This is an optimization exercise on Yosys and OpenROAD, whose aim is small area and a short achievable clock period, not a production implementation. RTL that was checked went through simulation tests only; none was proved equivalent to the original. Some runs may be left out. An edit can pass the tests and still lose a function that they never use. No functional check of the RTL was part of run 2.

[flow/run.sh]
#!/bin/bash
# synth_recipe.tcl (not shown) runs the flow's synth.tcl, then flattens the netlist and writes it again
# the make line also repeats each setting of config.mk as NAME=value (left out here)
make -C /OpenROAD-flow-scripts/flow DESIGN_CONFIG=/design/flow/config.mk WORK_HOME=/design/flow/orfs CLKGATE_MAP_FILE= SYNTH_SCRIPT=/design/flow/synth_recipe.tcl finish
[flow/config.mk]
export PLATFORM = sky130hd
export DESIGN_NAME = wallace_mult_top
export DESIGN_NICKNAME = wallace_mult_top
export VERILOG_FILES = /design/flow/design.v
export SDC_FILE = /design/flow/constraint.sdc
export NUM_CORES = 4
export LEC_CHECK = 0
export CAP_MARGIN = 20
export CORE_MARGIN = 2
export CORE_UTILIZATION = 40
export SLEW_MARGIN = 20
[flow/constraint.sdc]
create_clock -name core_clock -period 8.5 [get_ports {clk}]
set_input_delay 1.7000 -clock core_clock [delete_from_list [all_inputs] [get_ports {clk}]]
set_output_delay 1.7000 -clock core_clock [all_outputs]
set_load 0.01 [all_outputs]
[flow/design.v]
module wallace_adder #(
	parameter W = 32,  
	parameter N = 2    
) (
	input  wire [W*N-1:0] in,
	output wire [W-1:0]   out
);
generate
if (N == 2) begin: base
	assign out = in[0 +: W] + in[W +: W];
end else begin: recurse
	localparam N_NEXT = N / 3 * 2 + N % 3;
	integer i;
	reg [N_NEXT*W-1:0] psum;
	wallace_adder #(
		.W(W),
		.N(N_NEXT)
	) wadd (
		.in(psum),
		.out(out)
	);
	always @ (*) begin
		for (i = 0; i < N; i = i + 3) begin
			if (N - i >= 3) begin
				psum[(i / 3 * 2 + 0) * W +: W] = in[(i + 0) * W +: W] ^ in[(i + 1) * W +: W] ^ in[(i + 2) * W +: W];
				psum[(i / 3 * 2 + 1) * W +: W] = (
					(in[(i + 0) * W +: W] & in[(i + 1) * W +: W]) |
					(in[(i + 1) * W +: W] & in[(i + 2) * W +: W]) |
					(in[(i + 2) * W +: W] & in[(i + 0) * W +: W])) << 1;
			end else if (N - i == 2) begin
				psum[i / 3 * 2 * W +: 2 * W] = in[i * W +: 2 * W];
			end else begin
				psum[i / 3 * 2 * W +: W] = in[i * W +: W];
			end
		end
	end
end
endgenerate
endmodule
module wallace_mult #(
	parameter W = 32
) (
	input wire            sext_a,
	input wire            sext_b,
	input wire  [W-1:0]   a,
	input wire  [W-1:0]   b,
	output wire [W*2-1:0] out
);
reg [W*W*2-1:0] pprod_noinv;
reg [W*W*2-1:0] pprod;
integer i;
always @ (*) begin
	for (i = 0; i < W; i = i + 1) begin
		pprod_noinv[i * W * 2 +: W * 2] = ({2*W{b[i]}} & {{W{sext_a && a[W-1]}}, a}) << i;
		if (sext_b && i == W - 1) begin
			pprod[i * W * 2 +: W * 2] = -pprod_noinv[i * W * 2 +: W * 2];
		end else begin
			pprod[i * W * 2 +: W * 2] =  pprod_noinv[i * W * 2 +: W * 2];
		end
	end
end
wallace_adder #(
	.W(W * 2),
	.N(W)
) add0 (
	.in(pprod),
	.out(out)
);
endmodule
module wallace_mult_top (
	input  wire        clk,
	input  wire        sext_a,
	input  wire        sext_b,
	input  wire [31:0] a,
	input  wire [31:0] b,
	output reg  [63:0] out
);
reg        sext_a_r;
reg        sext_b_r;
reg [31:0] a_r;
reg [31:0] b_r;
wire [63:0] prod;
always @ (posedge clk) begin
	sext_a_r <= sext_a;
	sext_b_r <= sext_b;
	a_r <= a;
	b_r <= b;
	out <= prod;
end
wallace_mult #(
	.W(32)
) mult (
	.sext_a (sext_a_r),
	.sext_b (sext_b_r),
	.a      (a_r),
	.b      (b_r),
	.out    (prod)
);
endmodule
Figure 1. Clock nets (run 1).
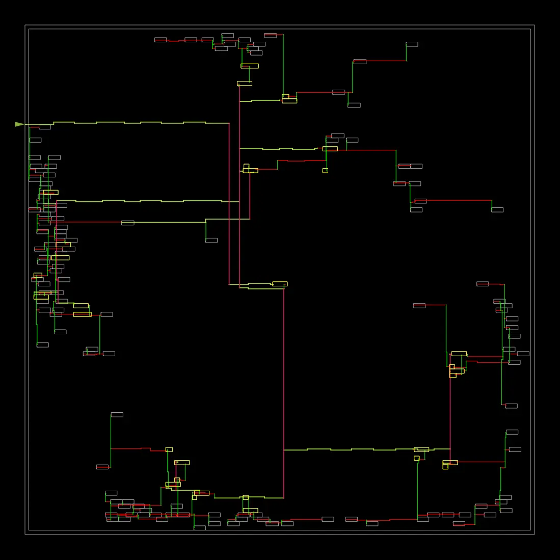
final sequential cell count: 130
Layout clock buffers: 18
total CTS buffers: 17

Figure 2. Nets reached from selected ports (run 1).
Drawn at 1.5 px/µm.
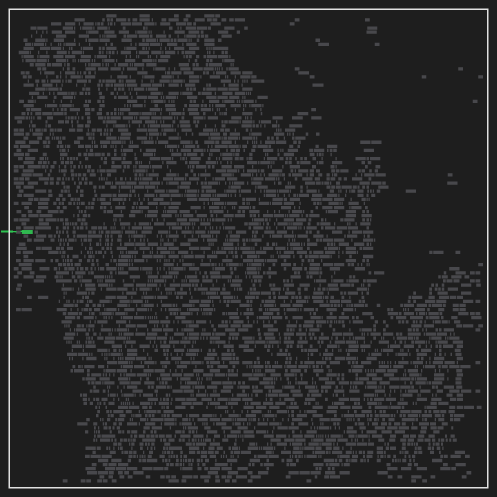
`sext_b` -> green  # bits 1, direction input, end cells 1, buffers 1, wire 5.80 µm

Figure 3. Signal wires on met3 (run 1).
Drawn at 1.5 px/µm.
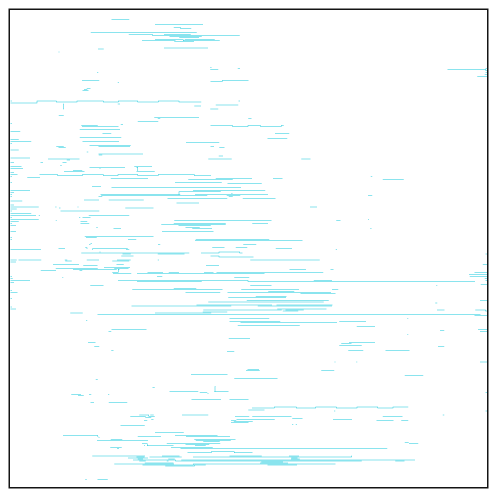
wire length on this layer = 6910 µm
share of all routed wire = 6.7%
longest straight run = 255 µm

-- run 1: cell type report --
class,instances,area (µm²),share of cell area [%]
Multi-Input combinational cell,2801,32000,73.2
Sequential cell,130,2620,5.99
Inverter,1061,3980,9.12
Clock inverter,14,193,0.441
Timing Repair Buffer,304,2860,6.55
Tap cell,1287,1610,3.69
Clock buffer,18,439,1.01
Antenna cell,1,2.50,0.00573
-- run 1: final timing paths --
kind / endpoint / slack, ps
hold / removal: out[0] / 790
hold reg to reg: out[0] / 790
setup reg to reg: out[62] / 240
setup / recovery: out[62] / 240
-- run 1: state kept, by name (all words and copies together) (netlist names) --
name,cells
sext_a_r,1
out,64
sext_b_r,1
b_r,32
a_r,32
-- run 1: worst min-delay path, cell delays in order (launching register included) --
cell     delay (ps)
dfxtp_1         310
buf_4           230
and2_1          180
==> impl_metrics.toml, run 1 <==
[floorplanning]
die_area_um2 = 101000
die_w_um = 318
die_h_um = 318
core-area_um2 = 98000

[timing]
hold_ws_ps = 788
rsz0062_at_grt = "false"
drv_slew = 0
finalCritPeriodShare_pct = 97.2
hold_viol_final = 0
skew_ps = 30.4
relSlewSlack_pct = 38.9
fmax_mhz = 121
period_minus_slack_ps = 8260
fin_setup_tns_ps = 0

[global_routing]
grt_max_degree = 39
top_usage_layer = "met2"
grt_pass1_vias = 30300
gr-usage-met3_pct = 5.22
gr-total-overflow = 0
use_met2_pct = 33.5
use_met1_pct = 30.5

[critical_path]
crit_type = "register to register"
worstPathArrival_ps = 8680
worstSetupEndpointType = "register"
worst_path_dominant_cell_family = "adder cells"
critPathMostFrequentCell = "fa_1"
reg2reg_from = "a_r[13]"
crit_start = "a_r[13]"
crit_path_start_kind = "register"
reg2reg_depth = 26

[final_layout]
final_area_um2 = 43700
stdcell_count = 5616
final_common_cell = "inv_1"
drive_gt1_share_pct = 5.45
final_nets = 5591
area_growth_syn_to_layout_pct = 10.7
layout_common_cells = "inv_1, fa_1, and2_1, nand2_1"

[min_path]
hold_path.class = "register to register"
min_path_cells = 2
min_from = "b_r[0]"

[yosys]
synth_fa_ha_area_share_pct = 58.7
ys_ff_latch = 130
synth_edf_count = 0
synth_top_flop_cell = "dfxtp_1"
synthDominantCellAreaShare_pct = 53.6
asyncSetResetFlopFracSynth_pct = 0
synth_area_leaders = "fa_1, inv_1, and2_1"
synthDistinctLibCells = 62
synth_xor_area_share_pct = 2.33
synth_top_area_cell = "fa_1"
ys_top_cells_by_count = "inv_1, fa_1, and2_1"
ys_warn_count = 10
syn_inst = 4241
synth_top_family_by_area = "adder cells"

[route]
vias_per_cell = 4.90
wl_per_cell_um = 18.3
drc = 0
top_layer = "met5"
met1Wirelength_um = 46600
wl_met3_um = 6910
antenna_left = 0
vias = 27500
first_pass_iters = 6
wirelength_um = 103000

[cts]
cts.sinks = 130
clock_latency_ps = 540
clk_pin_slew_ps = 70
h-tree-depth = 4
cts_tree = "done"
cts_resized = 3

[run_status]
outcome = "no timing/DRC/antenna violations"

[flow_run]
cap_violations = 0

[placed_design]
preCtsSetupSlack_ps = -173
place.gp.congestion = 0.858
dpl-instance-area_um2 = 43000
hpwl_um = 86800
dp.cells = 5583

[power]
Figure 4. Zoomed window (run 1).
Window x 214 to 264, y 214 to 264 µm. Cells in gray, sequential cells in the stronger gray; small squares are vias.
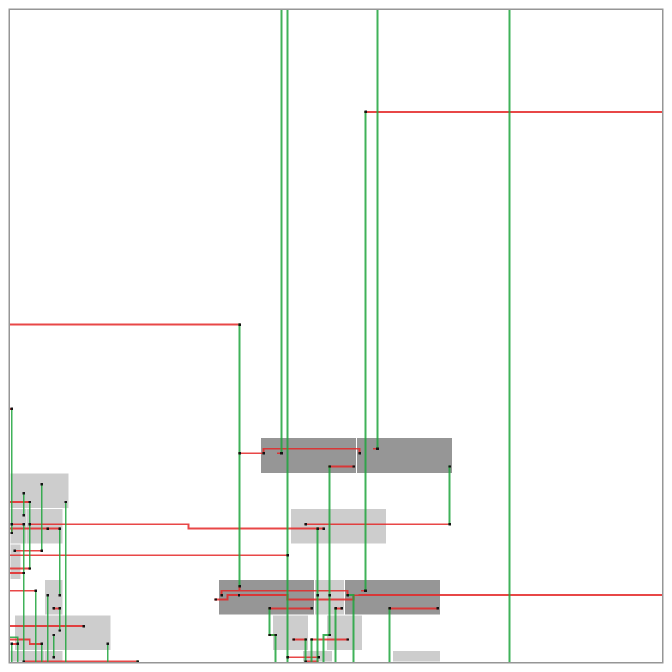

## Run 2: large edit since run 1, in outline
flow/design.v: 99 -> 2864 lines; modules unchanged: 0
  fa: new, 4 lines
  ha: new, 4 lines
  pg00: new, 4 lines
  pg01: new, 4 lines
  pg10: new, 4 lines
  pg11: new, 4 lines
  sx0: new, 3 lines
  sx1: new, 3 lines
  wallace_mult_top: edited, 30 -> 2834 lines
  removed: wallace_adder, wallace_mult
==> module ha as of run 2 <==
module ha (input wire a, input wire b, output wire s, output wire c);
assign s = a ^ b;
assign c = a & b;
endmodule
==> module pg10 as of run 2 <==
module pg10 (input wire gi, input wire pi, input wire gj, input wire pj, output wire go, output wire po);
assign go = (~gi | (~pi & gj));
assign po = (~pi & pj);
endmodule
==> module pg00 as of run 2 <==
module pg00 (input wire gi, input wire pi, input wire gj, input wire pj, output wire go, output wire po);
assign go = ~(gi | (pi & gj));
assign po = ~(pi & pj);
endmodule
==> module fa as of run 2 <==
module fa (input wire a, input wire b, input wire c, output wire s, output wire co);
assign s = a ^ b ^ c;
assign co = (a & b) | (b & c) | (a & c);
endmodule
==> module pg01 as of run 2 <==
module pg01 (input wire gi, input wire pi, input wire gj, input wire pj, output wire go, output wire po);
assign go = ~(gi | (pi & ~gj));
assign po = ~(pi & ~pj);
endmodule
==> module sx0 as of run 2 <==
module sx0 (input wire p, input wire g, output wire s);
assign s = p ^ g;
endmodule
==> module sx1 as of run 2 <==
module sx1 (input wire p, input wire g, output wire s);
assign s = p ^ ~g;
endmodule
==> module pg11 as of run 2 <==
module pg11 (input wire gi, input wire pi, input wire gj, input wire pj, output wire go, output wire po);
assign go = (~gi | (~pi & ~gj));
assign po = (~pi & ~pj);
endmodule
--- a/flow/config.mk
+++ b/flow/config.mk
@@ -9,3 +9,6 @@
 export CORE_MARGIN = 2
 export CORE_UTILIZATION = 40
+export SETUP_SLACK_MARGIN = 4.0
 export SLEW_MARGIN = 20
+export SYNTH_HIERARCHICAL = 1
+export SYNTH_MINIMUM_KEEP_SIZE = 0
Figure 5. Zoomed window (run 2).
Window x 179 to 229, y 179 to 229 µm. Cells in gray, sequential cells in the stronger gray; small squares are vias.
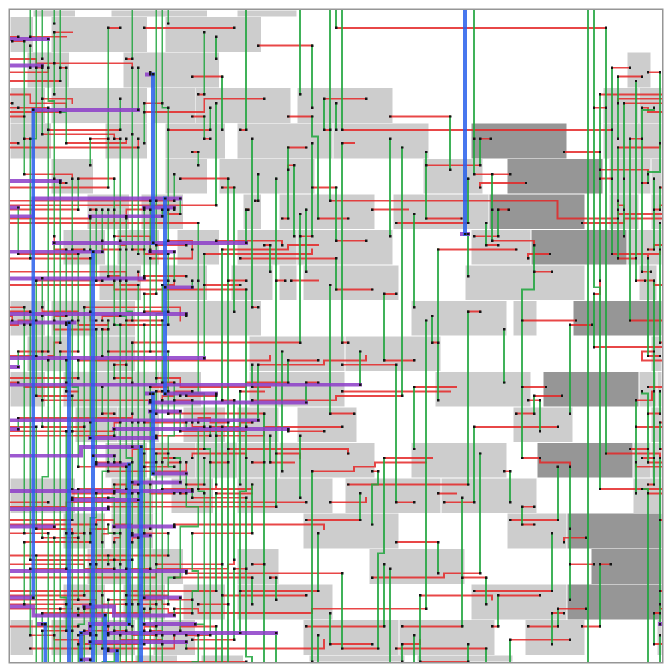
M2 -> green
M1 -> red
M4 -> blue
M3 -> purple
cells with their middle in the window = 109
sequential cells in the window = 10
most frequent = fa_1 (32), xnor2_1 (16), a221oi_1 (14)

==> run 2 against run 1 <==
Synthesized cell count fell by 30%. Maximum frequency up 83%. Via count decreased by 9.1%. Largest cell class unchanged. Design area is 29% lower. Hold slack better by 95 ps. Utilization decreased by 0.89 points. Routed wire length rose by 1.2%.
==> impl_metrics.toml, run 2 <==
[run_status]
outcome = "no timing/DRC/antenna violations"

[timing]
hold_viol_final = 0
relSlewSlack_pct = 19.4
finalCritPeriodShare_pct = 53.0
fmax_mhz = 222
hold_ws_ps = 883
drv_slew = 0
fin_setup_tns_ps = 0
skew_ps = 44.8

[placed_design]
dp.cells = 3694
preCtsSetupSlack_ps = 3200
hpwl_um = 66800

[route]
drc = 0
vias = 25000
wl_per_cell_um = 27.6
vias_per_cell = 6.65

[cts]
h-tree-depth = 1
cts.sinks = 232
cts_tree = "done"
numCtsBuffers = 27
clock_latency_ps = 610
clk_pin_slew_ps = 60
cts_resized = 65

[floorplanning]
die_h_um = 272
core-area_um2 = 71200
die_w_um = 272

[final_layout]
layout_common_cells = "xnor2_1, a22o_1, a221oi_1, fa_1, ha_1"
final_nets = 3329
top_regs = "t_r x35, a_r x31"
top_register = "t_r"
stdcell_count = 3758
area_growth_syn_to_layout_pct = 8.61
drive_gt1_share_pct = 11.3
final_area_um2 = 31100
n_antenna_cell = 0

[critical_path]
worstSetupEndpointType = "primary output"
crit_type = "register to primary output"
worstPathArrival_ps = 2810

[yosys]
ys_warn_count = 7

[global_routing]
grt_pass1_vias = 25000
grt_max_degree = 42

[min_path]
hold_path.class = "register to register"

[flow_run]
cap_violations = 0
Figure 6. Where the registers sit (run 2).
Drawn at 2 px/µm.
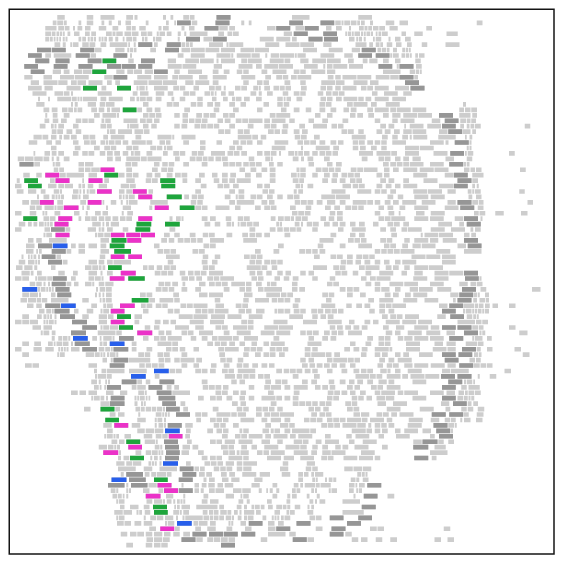
`neg_r` -> blue  # placed flops 11
`a_r` -> green  # placed flops 31, where a column on the left
`t_r` -> magenta  # placed flops 35

-- run 2: routing by layer --
metal / global-route usage [%] / routed length (µm)
met2: 40.5 / 43300
met1: 35.7 / 40700
met3: 10.2 / 14800
met5: 0.899 / 92
met4: 11.3 / 4920
-- run 2: area by class of cell --
class | count | area, µm²
Clock inverter | 17 | 196
Sequential cell | 232 | 4730
Inverter | 90 | 358
Multi-Input combinational cell | 2230 | 22000
Clock buffer | 33 | 748
Fill cell | 6732 | 40100
Timing Repair Buffer | 206 | 1880
Tap cell | 950 | 1190
-- run 2: final timing paths --
path                            depth (start not counted)  slack (ps)  startpoint  endpoint
worst max-delay path                                   10        3990        cK_q   out[33]
worst min-delay path                                    2         880    neg_r[0]      s0_q
worst max register to register                         12        4030     t_r[15]     s17_q
worst min register to register                          2         880    neg_r[0]      s0_q
-- run 2: worst max-delay path, stage by stage, from the launching register on --
cell and delay, ps:
dfxtp_2 330, a21oi_4 150, o21a_1 190, inv_2 70
a21oi_4 210, o21a_4 220, clkinv_8 80, buf_12 130
buf_4 120, xor2_1 160, clkdlybuf4s50_1 560

[what the ideal ports hide]
The flow's constraints put no driver on any port. The routed layouts listed below were extracted and timed again, unchanged, in two steps. Step 1 sets driving cells, clkbuf_16 on the clock port and buf_2 on the other inputs (assumed; they add their load-dependent delay and slew). Step 2 moves the port delays by t, midway between the first and last clock arrival at a register: inputs arrive t later, outputs are due t later. That takes back most of the time a late clock gives input paths. Slacks: ideal ports / drivers / drivers and shift; pairs: ideal ports / drivers.
| run | t (ns) | setup WS [ns] | pins driven straight from the clock port |
|---|---|---|---|
| run 1 | 0.589 | 0.239 / 0.239 / 0.239 | 1 |
| run 2 | 0.647 | 3.991 / 3.935 / 3.658 | 1 |
After both steps setup and hold are still met in every run listed. For run 2, which loses most, drivers alone change the setup slack by -0.056 ns; drivers and shift together by -0.333 ns.
